Context: an optimization exercise on an open-source flow, tuned for small area. The choices shown serve that exercise and are no tape-out recipe. At most, simulation tests tie the RTL to the original design; equivalence was not proved. Not every run is shown, and edits may drop behaviour that the tests do not exercise. No functional check of the RTL was part of run 2.

**flow/config.mk**
```make
export PLATFORM = sky130hd
export DESIGN_NAME = top
export DESIGN_NICKNAME = top
export VERILOG_FILES = /design/flow/design.v
export SDC_FILE = /design/flow/constraint.sdc
export NUM_CORES = 4
export LEC_CHECK = 0
export CAP_MARGIN = 20
export CORE_MARGIN = 2
export CORE_UTILIZATION = 40
export SLEW_MARGIN = 20
```
**flow/constraint.sdc**
```tcl
create_clock -name core_clock -period 40.0 [get_ports {CLK}]
set_input_delay 8.0000 -clock core_clock [delete_from_list [all_inputs] [get_ports {CLK}]]
set_output_delay 8.0000 -clock core_clock [all_outputs]
set_load 0.01 [all_outputs]
```
**flow/design.v**
```verilog
module debouncer(
    input i_btn,
    input i_clk,
    output o_btn_state
    );
reg btn_state_value;
reg [17:0] s;
wire z  = ~|s[16:0];
wire fb = s[17] ^ s[10] ^ z;
always @ (posedge i_clk)
begin
    if (i_btn == 0)
    begin
        s <= 0;
        btn_state_value <= 0;
    end
    else
    begin
        s <= {s[16:0], fb};
        if (s[17] & z)
            btn_state_value <= 1;
    end
end
assign o_btn_state = btn_state_value;
endmodule
module top(
    input wire CLK,              
    input wire RST_BTN,          
    input wire PAUSE_BTN,        
    input wire [7:0] sw,         
    output wire VGA_HS_O,        
    output wire VGA_VS_O,        
    output wire [2:0] VGA_R,     
    output wire [2:0] VGA_G,     
    output wire [1:0] VGA_B      
    );
    wire rst, pause;
    debouncer reset_button(.i_btn(RST_BTN), .i_clk(CLK), .o_btn_state(rst));
    debouncer pause_button(.i_btn(PAUSE_BTN), .i_clk(CLK), .o_btn_state(pause));
    reg [9:0] h;         
    reg [9:0] v;         
    reg paused;
    wire h_end = h[9] & h[8] & h[5];             
    wire v_end = v[9] & v[3] & v[2] & v[0];      
    always @(posedge CLK) begin
        if (rst) begin
            h <= 0;
            v <= 0;
        end else begin
            if (h_end) begin
                h <= 0;
                v <= v + 1'b1;
            end else
                h <= h + 1'b1;
            if (v_end)
                v <= 0;
        end
        if (pause)
            paused <= ~paused;
        else if (rst)
            paused <= 1'b0;
    end
    assign VGA_HS_O = ~((h >= 16) & (h < 112));
    assign VGA_VS_O = ~(v[9:1] == 9'd245);
    wire an = h_end & (v == 10'd479) & ~paused;
    wire vbot = v[9] | (&v[8:5]);                
    wire [8:0] Y = vbot ? 9'd479 : v[8:0];
    reg [8:0] px;        
    reg [7:0] py;        
    reg [8:0] pbx;       
    reg [8:0] pby;       
    reg pia;
    reg pia_n;
    always @(*) begin
        pia_n = rst ? 1'b0 : pia;
        if (an) begin
            if (sw[4] & ~pia_n) pia_n = 1'b1;
            if ((pbx <= 90) || (pbx >= 390) || (pby <= 21) || (pby >= 459)) pia_n = 1'b0;
        end
    end
    always @(posedge CLK) begin
        if (rst) begin
            px <= 180;
            py <= 120;
            pbx <= 180;
            pby <= 240;
        end
        if (an) begin
            if (sw[0]) px <= px + 1'b1;
            if (sw[7]) px <= px - 1'b1;
            if (sw[6]) py <= py - 1'b1;
            if (sw[1]) py <= py + 1'b1;
            if (~sw[4] & ~(rst ? 1'b0 : pia)) begin
                pby <= {py, 1'b0};
                pbx <= px;
            end
            if ((rst ? 1'b0 : pia) | sw[4]) pby <= pby - 2'd3;
            if (px <= 90)  px <= 91;
            if (px >= 390) px <= 389;
            if (py <= 10)  py <= 11;
            if (py >= 230) py <= 229;
            if ((pbx <= 90) || (pbx >= 390) || (pby <= 21) || (pby >= 459)) begin
                pby <= {py, 1'b0};
                pbx <= px;
            end
        end
        pia <= pia_n;
    end
    reg [8:0] ex;        
    reg edir;
    reg [8:0] ebx;       
    reg [6:0] ek;        
    reg eia;
    wire eb_hit = &ek[6:3];                      
    always @(posedge CLK) begin
        if (rst) begin
            ex <= 240;
            edir <= 1'b1;
            ebx <= 240;
            ek <= 0;
            eia <= 1'b0;
        end
        if (an) begin
            ex <= edir ? ex + 1'b1 : ex - 1'b1;
            if (~(rst ? 1'b0 : eia)) ebx <= ex;
            ek <= ek + 1'b1;
            eia <= 1'b1;
            if (ex <= 130) edir <= 1'b1;
            if (ex >= 350) edir <= 1'b0;
            if (eb_hit) begin
                eia <= 1'b0;
                ek <= 0;
                ebx <= ex;
            end
        end
    end
    reg [8:0] l1, l2, l3;
    always @(posedge CLK) begin
        if (rst) begin
            l1 <= 240;
            l2 <= 240;
            l3 <= 240;
        end
        if (an) begin
            l1 <= l1 + 4'd9;
            if (l1 <= 4 || l1 >= 476) l1 <= 5;
            l2 <= l2 + 4'd7;
            if (l2 <= 5 || l2 >= 475) l2 <= 6;
            l3 <= l3 + 4'd8;
            if (l3 <= 4 || l3 >= 476) l3 <= 5;
        end
    end
    wire [10:0] dpx  = h + 11'd19 - {px, 1'b0};
    wire [10:0] dpy  = Y + 11'd19 - {py, 1'b0};
    wire [10:0] dbx  = h + 11'd4 - {pbx, 1'b0};
    wire [10:0] dby  = Y + 11'd4 - pby;
    wire [10:0] dex  = h + 11'd19 - {ex, 1'b0};
    wire [10:0] debx = h + 11'd4 - {ebx, 1'b0};
    wire [9:0]  eby  = 10'd100 + {ek, 1'b0} + ek;
    wire [10:0] deby = Y + 11'd4 - eby;
    wire [10:0] dl1  = Y + 11'd44 - l1;
    wire [10:0] dl2  = Y + 11'd31 - l2;
    wire [10:0] dl3  = Y + 11'd32 - l3;
    wire player_ship   = (dpx <= 38) & (dpy <= 38);
    wire player_bullet = (dbx <= 8) & (dby <= 8) & pia;
    wire enemy_ship    = (dex <= 38) & (Y > 80) & (Y < 120);
    wire enemy_bullet  = (debx <= 8) & (deby <= 8) & eia;
    wire lx1 = (h >= 188 && h <= 192) || (h >= 768 && h <= 772);
    wire lx2 = (h >= 197 && h <= 203) || (h >= 757 && h <= 763);
    wire lx3 = (h >= 208 && h <= 212) || (h >= 748 && h <= 752);
    wire ly1 = (l1 >= 45) & (dl1 <= 88);
    wire ly2 = (l2 >= 32) & (dl2 <= 62);
    wire ly3 = (l3 >= 33) & (dl3 <= 64);
    wire light = (lx1 & ly1) | (lx2 & ly2) | (lx3 & ly3);
    wire r = player_ship | light | enemy_ship | enemy_bullet;
    wire g = player_bullet | light | enemy_bullet;
    wire b = player_ship | light;
    assign VGA_R = {3{r}};
    assign VGA_G = {3{g}};
    assign VGA_B = {2{b}};
endmodule
```
**flow/run.sh**
```bash
#!/bin/bash
# synth_recipe.tcl (not shown) runs the flow's synth.tcl, then flattens the netlist and writes it again
# the make line also repeats each setting of config.mk as NAME=value (left out here)
make -C /OpenROAD-flow-scripts/flow DESIGN_CONFIG=/design/flow/config.mk WORK_HOME=/design/flow/orfs CLKGATE_MAP_FILE= SYNTH_SCRIPT=/design/flow/synth_recipe.tcl finish
```
Figure 1. Cells by drive strength (run 1).
Drawn at 2 px/um.
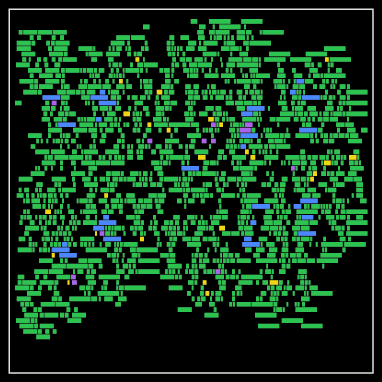
purple -> _3 and _4 cells  # cells 12, share 0.78%
green -> _0 and _1 cells  # cells 1471, share 96%
yellow -> _2 cells  # cells 26, share 1.7%
blue -> _6 and larger  # cells 30, share 1.9%
Design Area, Final: 13600 um^2
final worst slack: 26.02 ns
Area Growth Syn to Fin: 8.25%
Buffers, non-clock: 25

Figure 2. Nets reached from selected ports (run 1).
Drawn at 2 px/um.
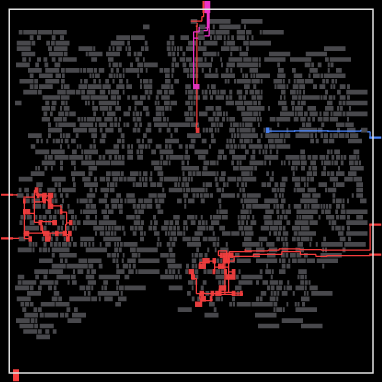
red -> `sw`  # bits 8, direction input, end cells 51, buffers 5, wire 544 um
magenta -> `VGA_G`  # bits 3, direction output, end cells 1, buffers 3, wire 72.3 um
blue -> `VGA_VS_O`  # bits 1, direction output, end cells 1, buffers 1, wire 52.0 um

==> results.txt, run 1 <==
status=no timing/DRC/antenna violations; Slew HR=a little under two fifths; multi-input combinational cell area=8310 um^2; register area share after synthesis=between 20% and 30%; placed insts=between 1500 and 2000; post-DR vias/cell=5.61; Starting Density=about 41%; CP max FO=11; unrepaired setup endpoints after global routing=false; Inverters excl. clock=152; commonest non-fill, non-tap cell in the layout=ha_1; min-delay src=reset_button.s[9]; Overflow after GRT=0; Final Max Tran Viols=0; CTS tree=yes; hold_ws=0.457 ns; most frequent cells in the layout=ha_1 (154), inv_1 (148), nor2_1 (122); cts bufs inserted=17; Vias=~11000; number of detailed-route iterations in the first pass=5; Synth Cell Area=between 10000 and 15000 um^2; Post-DP HPWL=around 24000 um; CTS Buffer Depth=2; cell repeated most along the worst path=ha_1; Post-Route WL=~32000 um; GRT Total Usage=about a fifth; CTS clk-pin slew, worst paths=about 0.07 ns; Seq/total area=25.0%; clock buffers=17; non-clk buf share=between 1.5 and 2%; Worst EP required=~32 ns; initial antenna violation count=0; comb_multi_in=1182; Yosys top cell by area=dfxtp_1; Hold Crit Class=reg2reg; Post-Synth Adder-Cell Area=18.4%; Syn Area/Cell=roughly 8.1 um^2; clk_skew=between 0.01 and 0.015 ns; Crit path largest cell delay=approximately 0.57 ns; Worst-Margin Slew=0.938 ns; Core Rows=64; xor/xnor share of the synthesized area=roughly 7%; Top FF cell, synth=dfxtp_1; clock latency on the worst-skew pair=between 0.4 and 0.5 ns; number of global-route vias before repair=10400; CP Class=reg2out; htree depth=4; multi-input gate share of total cell area=about three fifths; Core ar.=~31000 um^2; Die H=about 180 um; register bit total from synthesis=148; DR DRC count=0; fin crit share=between 30% and 40%; CP Capture Type=output port; CP Buf/Inv Count=1; mux share of post-synthesis cell area=0.897%; Critical Path Start=v[6]; number of synthesis warnings=2; die footprint=~33000 um^2; Die X=~180 um; top cells by count, synth=ha_1 (154), inv_1 (148), nor2_1 (122); clock sinks=148; Worst path slowest cell=clkdlybuf4s50_1; Post-CTS Hold Fix Bufs=0; Post-Synth Simple-Gate Area=20.8%; CTS root buf=clkbuf_16; Final Hold Fails=0; critical path's top delay family=simple AND/OR/NAND/NOR gates; CP Cell Sequence=nand4_1 -> nand2_1 -> ha_1 -> nand3_1 -> xor2_1 -> nand2_1 -> fa_1 -> ha_1 -> ha_1 -> a21oi_1 -> o2111ai_1 -> a31oi_1 -> nand4_1 -> or4_1 -> or4_1 -> nand3_1 -> or3_1 -> clkdlybuf4s50_1; top-area cell type share of the netlist area=around 17%; I/O Buffers=17; synth top area cells=dfxtp_1 (17%), ha_1 (15%), edfxtp_1 (10%), xnor2_1 (4.7%), o21ai_0 (4.5%); Post-DP Area=between 10000 and 15000 um^2; layout cell share with drive strength beyond 1=4.42%; fraction of registers with async set/reset=0%; layout sequential cell count=~150; fin nets=between 1500 and 2000; Post-synth EDFFs=between 40 and 50; diodes inserted=0; Compound-Gate Fraction of Synth Area=19.0%; crit path launch type=register; FMAX=around 72 MHz; crit path time final=13.98 ns; largest family of logic cells by synthesized area=simple AND/OR/NAND/NOR gates; largest net degree at the start of global routing=50; leading cell category by total area=multi-input gates; reg-to-reg startpoint=h[5]; # Taps=396; Post-CTS Setup Repair Bufs=0; Syn Inst Count=around 1500; clk cell area share=roughly 4.3%; setup_tns=0 ns; crit path DAT=5.98 ns; Sequential Area=3390 um^2; count leader, synth=ha_1; Final Non-Filler Cells=roughly 1900; Fillers=approximately 3100; antenna viol nets, final=0; library cells used by synthesis=81; final setup vio count=0; first-pass GRT wire length=between 50000 and 60000 um; DRT iter0 DRCs=between 700 and 800; max-cap viol count=0; I/O pins=21; Avg WL per Cell=16.7 um; RD Place Congestion=a little under 0.9; Setup WS pre-CTS=around 26 ns; post-CTS sizing=0; final core area utilization=between 40% and 50%
Figure 3. Placed cells, one color a class (run 1).
Drawn at 4 px/um. Fill, decap, tap and diode cells in gray.
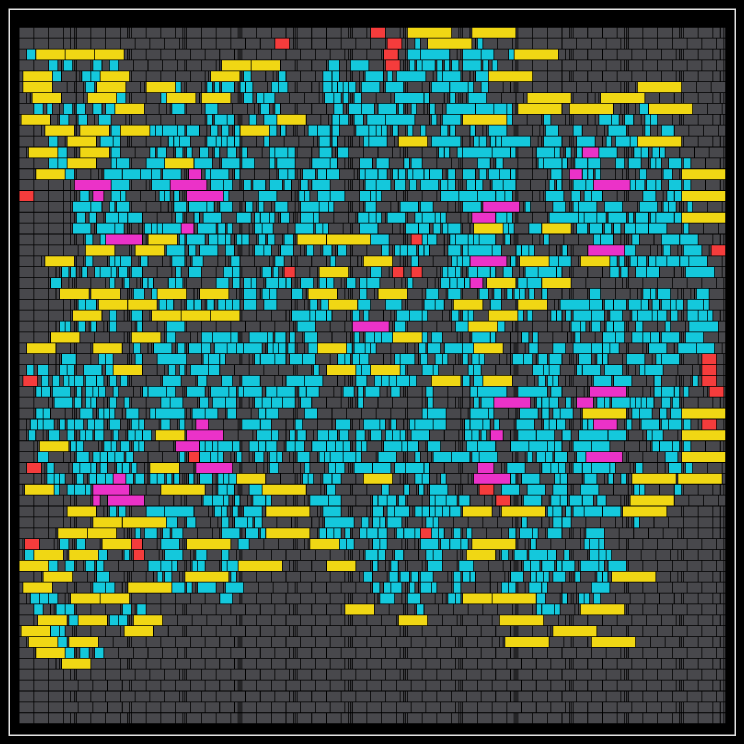
cyan -> combinational and other logic  # cells 1334, share of their area 68%
red -> other buffers and delay cells  # cells 25, share of their area 1.8%
yellow -> flops  # cells 148, share of their area 26%
magenta -> clock drivers and dummy loads  # cells 32, share of their area 4.4%

## run 1: logic make-up after synthesis
group / Yosys count
AO/OA/AOI/OAI: 380
XOR/XNOR: 101
adder cells (fa/ha/maj): 173
buffers and inverters: 211
flip-flops: 148
multiplexers: 11
AND/OR/NAND/NOR: 517
## run 1: sequential cells by signal (all words and copies together) (netlist names)
register	cells
pia	1
paused	1
edir	1
eia	1
pby	9
l2	9
pause_button.btn_state_value	1
l1	9
py	8
reset_button.btn_state_value	1
ebx	9
reset_button.s	18
pause_button.s	18
v	10
l3	8
px	9
ex	9
h	10
ek	7
pbx	9
## run 1: final timing paths
kind                             end  slack, ns  depth (start not counted)
setup reg to reg               px[0]      36.52                          9
setup / recovery            VGA_R[2]      26.02                         18
hold / removal    reset_button.s[10]       0.46                          1
hold reg to reg   reset_button.s[10]       0.46                          1
## run 1: layer usage
layer  track usage, %  routed length [um]  up-vias  share of wire (%)
met4             5.92                 724        0                2.2
met3             3.79                1440       54                4.4
met5                0                   0        -                  0
met2             33.3               14900      232                 46
met1             27.1               15400     5124                 47
li1                 -                   -     5438                  -
Figure 4. Cell outlines without signal wires (run 1).
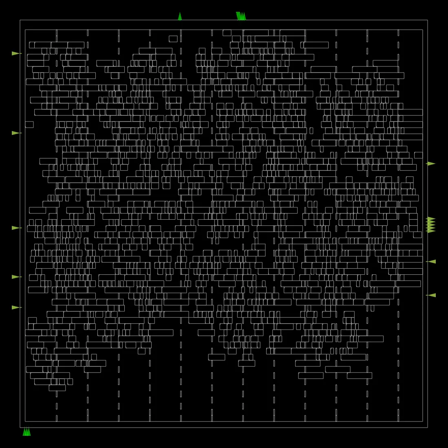

## Run 2: files that changed since run 1, shown whole
==> flow/design.v <==
module debouncer(
	input i_btn,
	input i_clk,
	output o_btn_state
    );
reg btn_state_value;
reg [17:0] counter;
always @ (posedge i_clk)
begin
	if(i_btn == 0)  
	begin
		counter <= 0;
		btn_state_value <= 0;
	end
	else
	begin
		counter <= counter + 1'b1;
		if(counter == 18'h3ffff)  
		begin
			btn_state_value <= 1;
			counter <= 0;
		end
	end
end
assign o_btn_state = btn_state_value;
endmodule
module vga640x480(
    input wire i_clk,            
    input wire i_pix_stb,        
    input wire i_rst,            
	 input wire i_pause,			   
    output wire o_hs,            
    output wire o_vs,            
    output wire o_blanking,      
    output wire o_active,        
    output wire o_screenend,     
    output wire o_animate,       
	 output wire o_paused,		   
    output wire [9:0] o_x,       
    output wire [8:0] o_y        
    );
    localparam HS_STA = 16;               
    localparam HS_END = 16 + 96;          
    localparam HA_STA = 16 + 96 + 48;     
    localparam VS_STA = 480 + 10;         
    localparam VS_END = 480 + 10 + 2;     
    localparam VA_END = 480;              
    localparam LINE   = 800;              
    localparam SCREEN = 525;              
    reg [9:0] h_count;   
    reg [9:0] v_count;   
	 reg paused;
    assign o_hs = ~((h_count >= HS_STA) & (h_count < HS_END));
    assign o_vs = ~((v_count >= VS_STA) & (v_count < VS_END));
    assign o_x = (h_count < HA_STA) ? 1'b0 : (h_count - HA_STA);
    assign o_y = (v_count >= VA_END) ? (VA_END - 1'b1) : (v_count);
    assign o_blanking = ((h_count < HA_STA) | (v_count > VA_END - 1'b1));
    assign o_active = ~((h_count < HA_STA) | (v_count > VA_END - 1'b1)); 
    assign o_screenend = ((v_count == SCREEN - 1'b1) & (h_count == LINE));
    assign o_animate = ((v_count == VA_END - 1'b1) & (h_count == LINE));
	 assign o_paused = paused;
    always @ (posedge i_clk)
    begin
        if (i_rst)   
        begin
            h_count <= 1'b0;
            v_count <= 1'b0;
				paused <= 0;
        end
        else if (i_pix_stb)   
        begin
            if (h_count == LINE)   
            begin
                h_count <= 1'b0;
                v_count <= v_count + 1'b1;
            end
            else 
                h_count <= h_count + 1'b1;
            if (v_count == SCREEN)   
                v_count <= 1'b0;
        end
		  if (i_pause)  
		  begin
				paused <= ~paused;
		  end
    end
endmodule
module ship #(
    H_SIZE=80,       
    IX=320,          
    IY=240,          
    D_WIDTH=640,     
    D_HEIGHT=480     
    )
    (
    input wire i_clk,          
    input wire i_ani_stb,      
    input wire i_rst,          
    input wire i_paused,
    input wire i_animate,      
    input wire [7:0] i_sw,       
    output wire [11:0] o_x1,   
    output wire [11:0] o_x2,   
    output wire [11:0] o_y1,   
    output wire [11:0] o_y2,    
    output wire [11:0] o_bx1,  
    output wire [11:0] o_bx2,  
    output wire [11:0] o_by1,  
    output wire [11:0] o_by2,  
    output wire o_firing       
    );
    reg [11:0] x;    
    reg [11:0] y;    
    reg [11:0] bx;
    reg [11:0] by;
    reg in_air;
    assign o_x1 = x - H_SIZE;   
    assign o_x2 = x + H_SIZE;   
    assign o_y1 = y - H_SIZE;   
    assign o_y2 = y + H_SIZE;   
    assign o_bx1 = bx - H_SIZE/4;
    assign o_bx2 = bx + H_SIZE/4;
    assign o_by1 = by - H_SIZE/4;
    assign o_by2 = by + H_SIZE/4;
    assign o_firing = in_air;
    always @ (posedge i_clk)
    begin
        if (i_rst)   
        begin
            x <= IX;
            y <= IY;
            bx <= IX;
            by <= IY;
            in_air = 0;
        end
        if (i_animate && i_ani_stb && ~i_paused)
        begin
            if (i_sw[0])  
                x <= x + 2'b10;
            if (i_sw[7])  
                x <= x - 2'b10;
            if (i_sw[6])  
                y <= y - 2'b10;
            if (i_sw[1])  
                y <= y + 2'b10;
            if (i_sw[4] & ~in_air)  
                in_air = 1;
            if (~i_sw[4] & ~in_air)  
            begin
                by <= y;
                bx <= x;
            end	 
            if (in_air)  
                by <= by - 2'b11;  
            if (x <= H_SIZE + 1'b1)   
                x <= H_SIZE + 2'b10;
            if (x >= (D_WIDTH - H_SIZE - 1'b1))   
                x <= D_WIDTH - H_SIZE - 2'b10;            
            if (y <= H_SIZE + 1'b1)   
                y <= H_SIZE + 2'b10;  
            if (y >= (D_HEIGHT - H_SIZE - 1'b1))   
                y <= D_HEIGHT - H_SIZE - 2'b10;                
            if ((bx <= H_SIZE + 1'b1) || (bx >= (D_WIDTH - H_SIZE - 1'b1)) || (by <= H_SIZE + 1'b1) || (by >= (D_HEIGHT - H_SIZE - 1'b1)))
            begin
                in_air = 0;
                by <= y;
                bx <= x;
            end
        end
    end
endmodule
module enemyship #(
    H_SIZE=80,       
    IX=320,          
    IY=240,          
    IX_DIR=1,        
    D_WIDTH=640,     
    D_HEIGHT=480,    
    H_BOUND=100   
    )
    (
    input wire i_clk,          
    input wire i_ani_stb,      
    input wire i_rst,          
    input wire i_paused,		 
    input wire i_animate,      
    input wire i_alive,        
    output wire [11:0] o_x1,   
    output wire [11:0] o_x2,   
    output wire [11:0] o_y1,   
    output wire [11:0] o_y2,   
    output wire [11:0] o_bx1,  
    output wire [11:0] o_bx2,  
    output wire [11:0] o_by1,  
    output wire [11:0] o_by2,  
    output wire o_firing       
    );
    reg [11:0] x;    
    reg [11:0] y;    
    reg x_dir;   
    reg [11:0] bx;
    reg [11:0] by;
    reg in_air;
    assign o_x1 = x - H_SIZE;   
    assign o_x2 = x + H_SIZE;   
    assign o_y1 = y - H_SIZE;   
    assign o_y2 = y + H_SIZE;   
    assign o_bx1 = bx - H_SIZE/4;
    assign o_bx2 = bx + H_SIZE/4;
    assign o_by1 = by - H_SIZE/4;
    assign o_by2 = by + H_SIZE/4;
    assign o_firing = in_air;
    always @ (posedge i_clk)
    begin
        if (i_rst)   
        begin
            x <= IX;
            y <= IY;
            bx <= IX;
            by <= IY;
            x_dir <= IX_DIR;
            in_air = 0;
        end
        if (i_animate && i_ani_stb && ~i_paused)
        begin
            x <= (x_dir) ? x + 2'b10 : x - 2'b10;
            if (~in_air)  
            begin
                by <= y;
                bx <= x;
                if (i_alive)  
                    in_air = 1;
            end	 
            if (in_air)  
                by <= by + 2'b11;  
            if (x <= H_BOUND)   
                x_dir <= 1'b1;
            if (x >= D_WIDTH-H_BOUND)   
                x_dir <= 1'b0;
            if (y <= H_SIZE + 1'b1)   
                y <= H_SIZE + 2'b10;  
            if (y >= (D_HEIGHT - H_SIZE - 1'b1))   
                y <= D_HEIGHT - H_SIZE - 2'b10;                
            if ((bx <= H_SIZE + 1'b1) || (bx >= (D_WIDTH - H_SIZE - 1'b1)) || (by <= H_SIZE + 1'b1) || (by >= (D_HEIGHT - H_SIZE - 1'b1)))
            begin
                in_air = 0;
                by <= y;
                bx <= x;
            end
        end
    end
endmodule
module lightspeed #(
    H_SIZE=80,       
    IX=320,          
    IY=240,          
    D_WIDTH=640,     
    D_HEIGHT=480,    
    L_FACTOR=4,      
	 SPEED=2			   
    )
    (
    input wire i_clk,          
    input wire i_ani_stb,      
    input wire i_rst,          
    input wire i_paused,       
    input wire i_animate,      
    output wire [11:0] o_1x1,   
    output wire [11:0] o_1x2,   
    output wire [11:0] o_1y1,   
    output wire [11:0] o_1y2,    
    output wire [11:0] o_2x1,   
    output wire [11:0] o_2x2,   
    output wire [11:0] o_2y1,   
    output wire [11:0] o_2y2    
    );
    reg [11:0] x1;    
    reg [11:0] y1;    
    reg [11:0] x2;    
    reg [11:0] y2;    
    assign o_1x1 = x1 - H_SIZE;   
    assign o_1x2 = x1 + H_SIZE;   
    assign o_1y1 = y1 - L_FACTOR*H_SIZE;   
    assign o_1y2 = y1 + L_FACTOR*H_SIZE;   
    assign o_2x1 = x2 - H_SIZE;   
    assign o_2x2 = x2 + H_SIZE;   
    assign o_2y1 = y2 - L_FACTOR*H_SIZE;   
    assign o_2y2 = y2 + L_FACTOR*H_SIZE;   
    always @ (posedge i_clk)
    begin
        if (i_rst)   
        begin
            x1 <= IX;
            y1 <= IY;
            x2 <= (IX < D_WIDTH/2) ? (D_WIDTH/2-IX) + D_WIDTH/2 : D_WIDTH/2 - (IX-D_WIDTH/2);
            y2 <= IY;
        end
        if (i_animate && i_ani_stb && ~i_paused)
        begin
            y1 <= y1 + SPEED*1'b1;   
            y2 <= y2 + SPEED*1'b1;
            if (x1 <= H_SIZE + 1'b1)   
                x1 <= H_SIZE + 2'b10;
            if (x1 >= (D_WIDTH - H_SIZE - 1'b1))   
                x1 <= D_WIDTH - H_SIZE - 2'b10;            
            if (y1 <= H_SIZE + 1'b1)   
                y1 <= H_SIZE + 2'b10;  
            if (y1 >= (D_HEIGHT - H_SIZE - 1'b1))   
                y1 <= H_SIZE + 2'b10;  
            if (x2 <= H_SIZE + 1'b1)   
                x2 <= H_SIZE + 2'b10;
            if (x2 >= (D_WIDTH - H_SIZE - 1'b1))   
                x2 <= D_WIDTH - H_SIZE - 2'b10;            
            if (y2 <= H_SIZE + 1'b1)   
                y2 <= H_SIZE + 2'b10;  
            if (y2 >= (D_HEIGHT - H_SIZE - 1'b1))   
                y2 <= H_SIZE + 2'b10;  
        end
    end
endmodule
module top(
    input wire CLK,              
    input wire RST_BTN,          
    input wire PAUSE_BTN,        
    input wire [7:0] sw,         
    output wire VGA_HS_O,        
    output wire VGA_VS_O,        
    output wire [2:0] VGA_R,     
    output wire [2:0] VGA_G,     
    output wire [1:0] VGA_B      
    );
    wire rst;
    wire pause;
    debouncer reset_button(
			.i_btn(RST_BTN),
			.i_clk(CLK),
			.o_btn_state(rst)
			);
    debouncer pause_button(
			.i_btn(PAUSE_BTN),
			.i_clk(CLK),
			.o_btn_state(pause)
			);
    wire pix_stb = 1'b1;
    wire [9:0] x;   
    wire [8:0] y;   
    wire animate;   
    wire paused;    
    wire player_ship;
    wire [11:0] player_x1, player_x2, player_y1, player_y2;   
    wire player_bullet; 
    wire player_firing;
    wire [11:0] bullet_x1, bullet_x2, bullet_y1, bullet_y2; 
    wire enemy_ship;
    wire [11:0] enemy1_x1, enemy1_x2, enemy1_y1, enemy1_y2;   
    wire enemy_bullet; 
    wire enemy1_firing;
    wire [11:0] e1bullet_x1, e1bullet_x2, e1bullet_y1, e1bullet_y2; 
    wire e1alive;
    wire e1hit = 1'b0;
    assign e1alive = ~e1hit;
    wire light;
    wire [11:0] light1_x1, light1_x2, light1_y1, light1_y2;  
    wire [11:0] light2_x1, light2_x2, light2_y1, light2_y2;  
    wire [11:0] light3_x1, light3_x2, light3_y1, light3_y2;  
    wire [11:0] light4_x1, light4_x2, light4_y1, light4_y2; 
    wire [11:0] light5_x1, light5_x2, light5_y1, light5_y2;  
    wire [11:0] light6_x1, light6_x2, light6_y1, light6_y2;
    vga640x480 display (
        .i_clk(CLK),
        .i_pix_stb(pix_stb),
        .i_rst(rst),
        .i_pause(pause),
        .o_hs(VGA_HS_O), 
        .o_vs(VGA_VS_O), 
        .o_x(x), 
        .o_y(y),
        .o_animate(animate),
        .o_paused(paused)
    );
    ship #(.H_SIZE(20), .IX(200)) player (
        .i_clk(CLK),
        .i_ani_stb(pix_stb),
        .i_rst(rst),
        .i_paused(paused),
        .i_animate(animate),
        .i_sw(sw),
        .o_x1(player_x1),
        .o_x2(player_x2),
        .o_y1(player_y1),
        .o_y2(player_y2),
        .o_bx1(bullet_x1),
        .o_bx2(bullet_x2),
        .o_by1(bullet_y1),
        .o_by2(bullet_y2),
        .o_firing(player_firing)
    );
    enemyship #(.H_SIZE(20), .IY(100)) enemy1 (
        .i_clk(CLK),
        .i_ani_stb(pix_stb),
        .i_rst(rst),
        .i_paused(paused),
        .i_animate(animate),
        .i_alive(e1alive),
        .o_x1(enemy1_x1),
        .o_x2(enemy1_x2),
        .o_y1(enemy1_y1),
        .o_y2(enemy1_y2),
        .o_bx1(e1bullet_x1),
        .o_bx2(e1bullet_x2),
        .o_by1(e1bullet_y1),
        .o_by2(e1bullet_y2),
        .o_firing(enemy1_firing)
    );
    lightspeed #(.H_SIZE(3), .IX(30), .L_FACTOR(15), .SPEED(9)) light1 (
        .i_clk(CLK),
        .i_ani_stb(pix_stb),
        .i_rst(rst),
        .i_paused(paused),
        .i_animate(animate),
        .o_1x1(light1_x1),
        .o_1x2(light1_x2),
        .o_1y1(light1_y1),
        .o_1y2(light1_y2),
        .o_2x1(light2_x1),
        .o_2x2(light2_x2),
        .o_2y1(light2_y1),
        .o_2y2(light2_y2)
    );
	 lightspeed #(.H_SIZE(4), .IX(40), .L_FACTOR(8), .SPEED(7)) light2 (
        .i_clk(CLK),
        .i_ani_stb(pix_stb),
        .i_rst(rst),
        .i_paused(paused),
        .i_animate(animate),
        .o_1x1(light3_x1),
        .o_1x2(light3_x2),
        .o_1y1(light3_y1),
        .o_1y2(light3_y2),
        .o_2x1(light4_x1),
        .o_2x2(light4_x2),
        .o_2y1(light4_y1),
        .o_2y2(light4_y2)
    );
	 lightspeed #(.H_SIZE(3), .IX(50), .L_FACTOR(11), .SPEED(8)) light3 (
        .i_clk(CLK),
        .i_ani_stb(pix_stb),
        .i_rst(rst),
        .i_paused(paused),
        .i_animate(animate),
        .o_1x1(light5_x1),
        .o_1x2(light5_x2),
        .o_1y1(light5_y1),
        .o_1y2(light5_y2),
        .o_2x1(light6_x1),
        .o_2x2(light6_x2),
        .o_2y1(light6_y1),
        .o_2y2(light6_y2)
    );
    assign player_ship = ((x > player_x1) & (y > player_y1) & (x < player_x2) & (y < player_y2)) ? 1'b1 : 1'b0;
    assign player_bullet = ((x > bullet_x1) & (y > bullet_y1) & (x < bullet_x2) & (y < bullet_y2) & (player_firing)) ? 1'b1 : 1'b0;
    assign enemy_ship = ((x > enemy1_x1) & (y > enemy1_y1) & (x < enemy1_x2) & (y < enemy1_y2) & (e1alive)) ? 1'b1 : 1'b0;
    assign enemy_bullet = ((x > e1bullet_x1) & (y > e1bullet_y1) & (x < e1bullet_x2) & (y < e1bullet_y2) & (enemy1_firing)) ? 1'b1 : 1'b0;
    assign light = (((x > light1_x1) & (y > light1_y1) & (x < light1_x2) & (y < light1_y2)) || 
		   ((x > light2_x1) & (y > light2_y1) & (x < light2_x2) & (y < light2_y2)) || 
       		   ((x > light3_x1) & (y > light3_y1) & (x < light3_x2) & (y < light3_y2)) || 
		   ((x > light4_x1) & (y > light4_y1) & (x < light4_x2) & (y < light4_y2)) ||
		   ((x > light5_x1) & (y > light5_y1) & (x < light5_x2) & (y < light5_y2)) || 
		   ((x > light6_x1) & (y > light6_y1) & (x < light6_x2) & (y < light6_y2))
		    ) ? 1'b1 : 1'b0;
    assign VGA_R[2] = player_ship | light | enemy_ship | enemy_bullet;  
    assign VGA_G[2] = player_bullet | light | enemy_bullet;  
    assign VGA_B[1] = player_ship | light; 
    assign VGA_R[0] = player_ship | light | enemy_ship | enemy_bullet;
    assign VGA_R[1] = player_ship | light | enemy_ship | enemy_bullet;
    assign VGA_G[0] = player_bullet | light | enemy_bullet;
    assign VGA_G[1] = player_bullet | light | enemy_bullet;
    assign VGA_B[0] = player_ship | light;
endmodule
Figure 5. Cell outlines without signal wires (run 2).
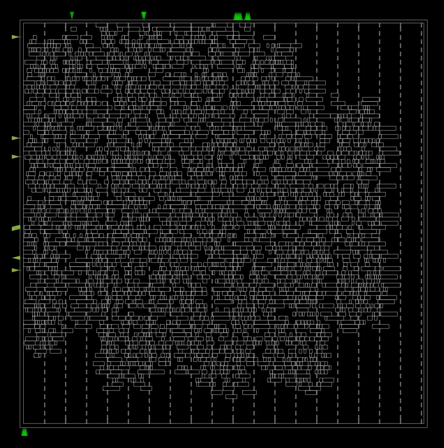
Final Non-Filler Cells: 4324
Fillers: 7062
Core Rows: 97
# Taps: 940
Core ar.: 69700 um^2

Figure 6. Nets reached from selected ports (run 2).
Drawn at 2 px/um.
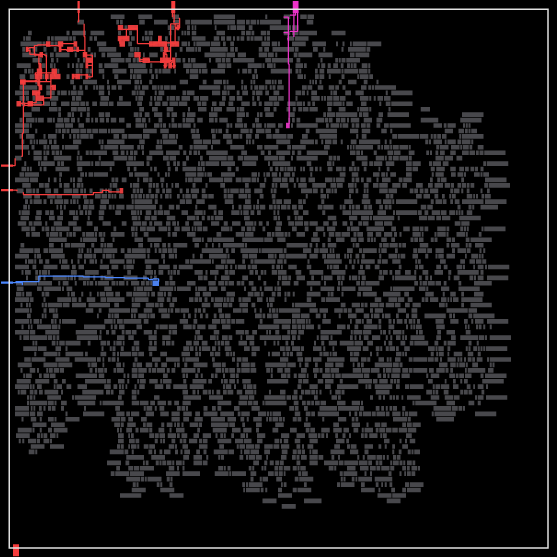
blue -> `VGA_VS_O`  # bits 1, direction output, end cells 1, buffers 1, wire 85.0 um
magenta -> `VGA_G`  # bits 3, direction output, end cells 1, buffers 3, wire 91.0 um

Figure 7. Placed cells, one color a class (run 2).
Drawn at 3 px/um. Fill, decap, tap and diode cells in gray.
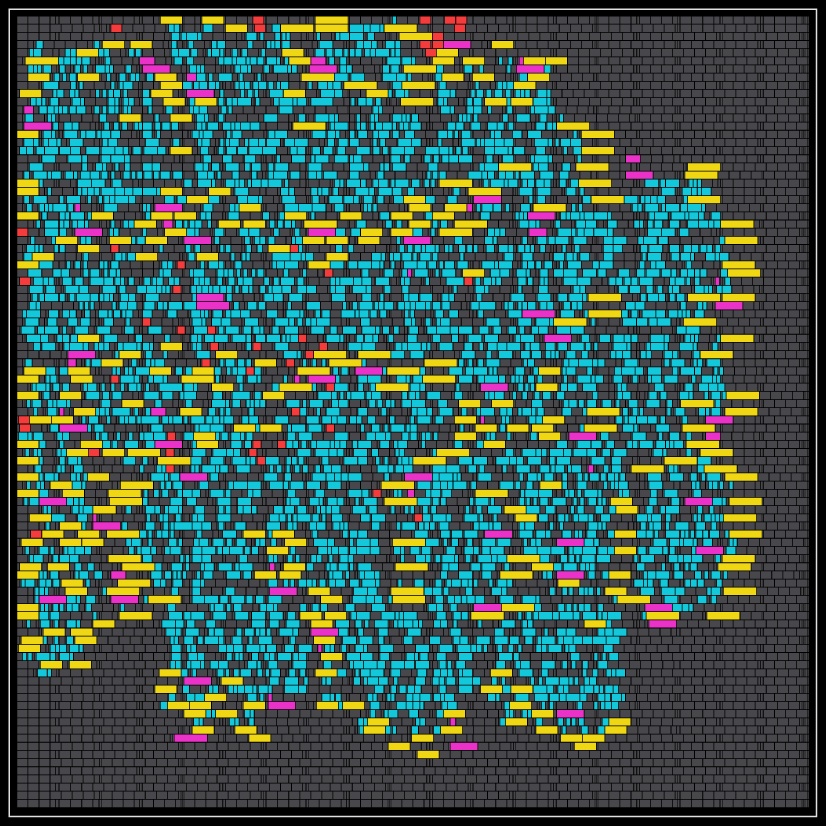
red -> other buffers and delay cells  # cells 47, share of their area 1.4%
magenta -> clock drivers and dummy loads  # cells 74, share of their area 4.9%
yellow -> flops  # cells 299, share of their area 24%
cyan -> combinational and other logic  # cells 2964, share of their area 70%

Figure 8. Cells by drive strength (run 2).
Drawn at 1.5 px/um.
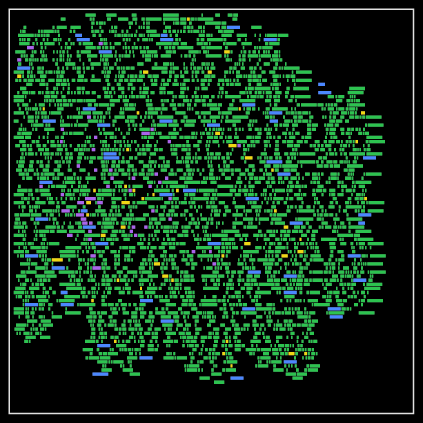
purple -> _3 and _4 cells  # cells 48, share 1.4%
green -> _0 and _1 cells  # cells 3234, share 96%
yellow -> _2 cells  # cells 47, share 1.4%
blue -> _6 and larger  # cells 55, share 1.6%
Design Area, Final: 30300 um^2
Area Growth Syn to Fin: 8.30%

==> run 2 against run 1 <==
Cell area rose by 120%. Cell count is 120% higher. Still clean on timing, DRC and antenna. Critical endpoint is now VGA_R[1]. Register-to-register slack worse by 0.08 ns. Hold slack gained 0.0056 ns. Utilization down 0.65 points. First-iteration DRC count is 84% higher. Wire length is 130% higher. Critical path depth decreased by 5. Sequential share of layout area fell by 2.1 points.
==> results.txt, run 2 <==
status=no timing/DRC/antenna violations; most frequent cells in the layout=ha_1 (420), nor2_1 (328), nand2_1 (269); antenna viol nets, final=0; register bit total from synthesis=299; Synth Cell Area=between 20000 and 30000 um^2; CP max FO=13; GRT Total Usage=between 20% and 30%; CP Buf/Inv Count=2; number of synthesis warnings=7; largest net degree at the start of global routing=58; Overflow after GRT=0; I/O pins=21; CTS tree=yes; diodes inserted=0; post-CTS sizing=0; Die H=~270 um; Worst-Margin Slew=between 0.9 and 1 ns; final setup vio count=0; min-delay src=pause_button.counter[0]; Post-Synth Adder-Cell Area=approximately a fifth; CP Class=reg2out; Final Hold Fails=0; CP Capture Type=output port; Starting Density=about 40%; Avg WL per Cell=17.2 um; setup_tns=0 ns; max-cap viol count=0; Post-DP Area=about 29000 um^2; Post-synth EDFFs=96; unrepaired setup endpoints after global routing=false; reg-to-reg startpoint=display.h_count[8]; library cells used by synthesis=98; clk_skew=between 0.02 and 0.03 ns; DR DRC count=0; CTS root buf=clkbuf_16; RD Place Congestion=about 0.87; Top FF cell, synth=dfxtp_1; R2R Setup Slk=approximately 36 ns; clock latency on the worst-skew pair=roughly 0.58 ns; Post-DP HPWL=approximately 52000 um; CP Cell Sequence=o21ai_0 -> nand2_1 -> and2_1 -> buf_4 -> ha_1 -> nand4_1 -> nor3_1 -> or4_1 -> a2111oi_0 -> a21oi_1 -> o2111a_2 -> nand3_1 -> clkdlybuf4s50_1; Post-CTS Hold Fix Bufs=0; fin crit share=about a third; count leader, synth=ha_1; clock sinks=roughly 300; commonest non-fill, non-tap cell in the layout=ha_1; first-pass GRT wire length=between 100000 and 150000 um; final worst slack=between 20 and 30 ns; initial antenna violation count=0; mux share of post-synthesis cell area=0.755%; Syn Area/Cell=between 8 and 9 um^2; post-DR vias/cell=5.54; Worst path slowest cell=a2111oi_0; synth top area cells=ha_1 (19%), dfxtp_1 (15%), edfxtp_1 (10%), xnor2_1 (6.3%), xor2_1 (4.8%); DRT iter0 DRCs=about 1400; Slew HR=between 30% and 40%; Post-Route WL=between 70000 and 80000 um; fraction of registers with async set/reset=0%; Largest regs=pause_button.counter x18, reset_button.counter x18; number of global-route vias before repair=22300; Vias=24000; FMAX=75.0 MHz; Post-CTS Setup Repair Bufs=0; layout cell share with drive strength beyond 1=4.43%; Yosys top cell by area=ha_1; I/O Buffers=17; register area share after synthesis=around 25%; Hold Crit Class=reg2reg; met3 WL post-DR=roughly 3000 um; htree depth=2; placed insts=around 4300; Critical Path Start=display.h_count[5]; Compound-Gate Fraction of Synth Area=between 15 and 20%; final core area utilization=between 40 and 50%; crit path time final=13.33 ns; Die X=269 um; critical path's top delay family=simple AND/OR/NAND/NOR gates; crit path DAT=approximately 5.3 ns; Post-Synth Simple-Gate Area=between 20% and 30%; Final Max Tran Viols=0; top routing layer used=met4; Crit path largest cell delay=approximately 0.59 ns; top-area cell type share of the netlist area=18.8%; crit path launch type=register; cts bufs inserted=41; hold_ws=between 0.4 and 0.5 ns; xor/xnor share of the synthesized area=between 10 and 15%; Setup WS pre-CTS=27.18 ns; die footprint=72100 um^2; Worst EP required=32.00 ns; CTS clk-pin slew, worst paths=0.05 ns; metal1 wirelength=36000 um; Syn Inst Count=3434; fin nets=around 3800; number of detailed-route iterations in the first pass=5; largest family of logic cells by synthesized area=simple AND/OR/NAND/NOR gates; top cells by count, synth=ha_1 (420), nor2_1 (331), nand2_1 (269); CTS Buffer Depth=3; routed wl met2=approximately 34000 um
run 2: cell types whose count changed after synthesis, sizes merged, moves of 100 or more:
cell,change
ha,+266
nor2,+210
nand2,+166
xnor2,+133
xor2,+122
clkbuf,+102
o21ai,+100
run 2: layout make-up:
type / instances / area [um^2] / share of cell area (%)
multi-input combinational: 2799 / 19800 / 65.2
sequential: 299 / 6950 / 22.9
clock buffer: 58 / 1230 / 4.07
tap: 940 / 1180 / 3.88
inverter: 165 / 622 / 2.05
timing repair buffer: 47 / 395 / 1.30
clock inverter: 16 / 180 / 0.594
run 2: routing by layer:
layer	up-vias	track usage, %
met5	-	0
met4	0	5.65
met3	119	2.37
met2	408	33.8
met1	11300	28.2
li1	12200	-
run 2: path summary, 6_finish.rpt:
path	endpoint	depth (start not counted)
worst min register to register	pause_button.counter[0]	1
worst min-delay path	pause_button.counter[0]	1
worst max register to register	light2.y1[0]	6
worst max-delay path	VGA_R[1]	13

## what the ideal ports hide
The flow's constraints put no driver on any port. The routed layouts listed below were extracted and timed again, unchanged, in two steps.
Step 1 (the two cells are an assumption about what drives the block):
set clk [get_ports {CLK}]
set_driving_cell -lib_cell sky130_fd_sc_hd__clkbuf_16 $clk
set_driving_cell -lib_cell sky130_fd_sc_hd__buf_2 [delete_from_list [all_inputs] $clk]
Step 2 adds t to the input delays and takes it off the output delays; t is the mean of the earliest and latest rising clock arrival at the registers after step 1. Input paths then give back, and output paths get back, about the clock's delay inside the block.
a / b / c = ideal / step 1 / step 2; a / b = the first two.
run | t (ns) | setup WS [ns] | clock arrival spread, ns
run 1 | 0.490 | 26.016 / 25.967 / 26.457 | 0.012 / 0.012
run 2 | 0.628 | 26.669 / 26.609 / 27.237 | 0.030 / 0.030
After both steps setup and hold are still met in every run listed.
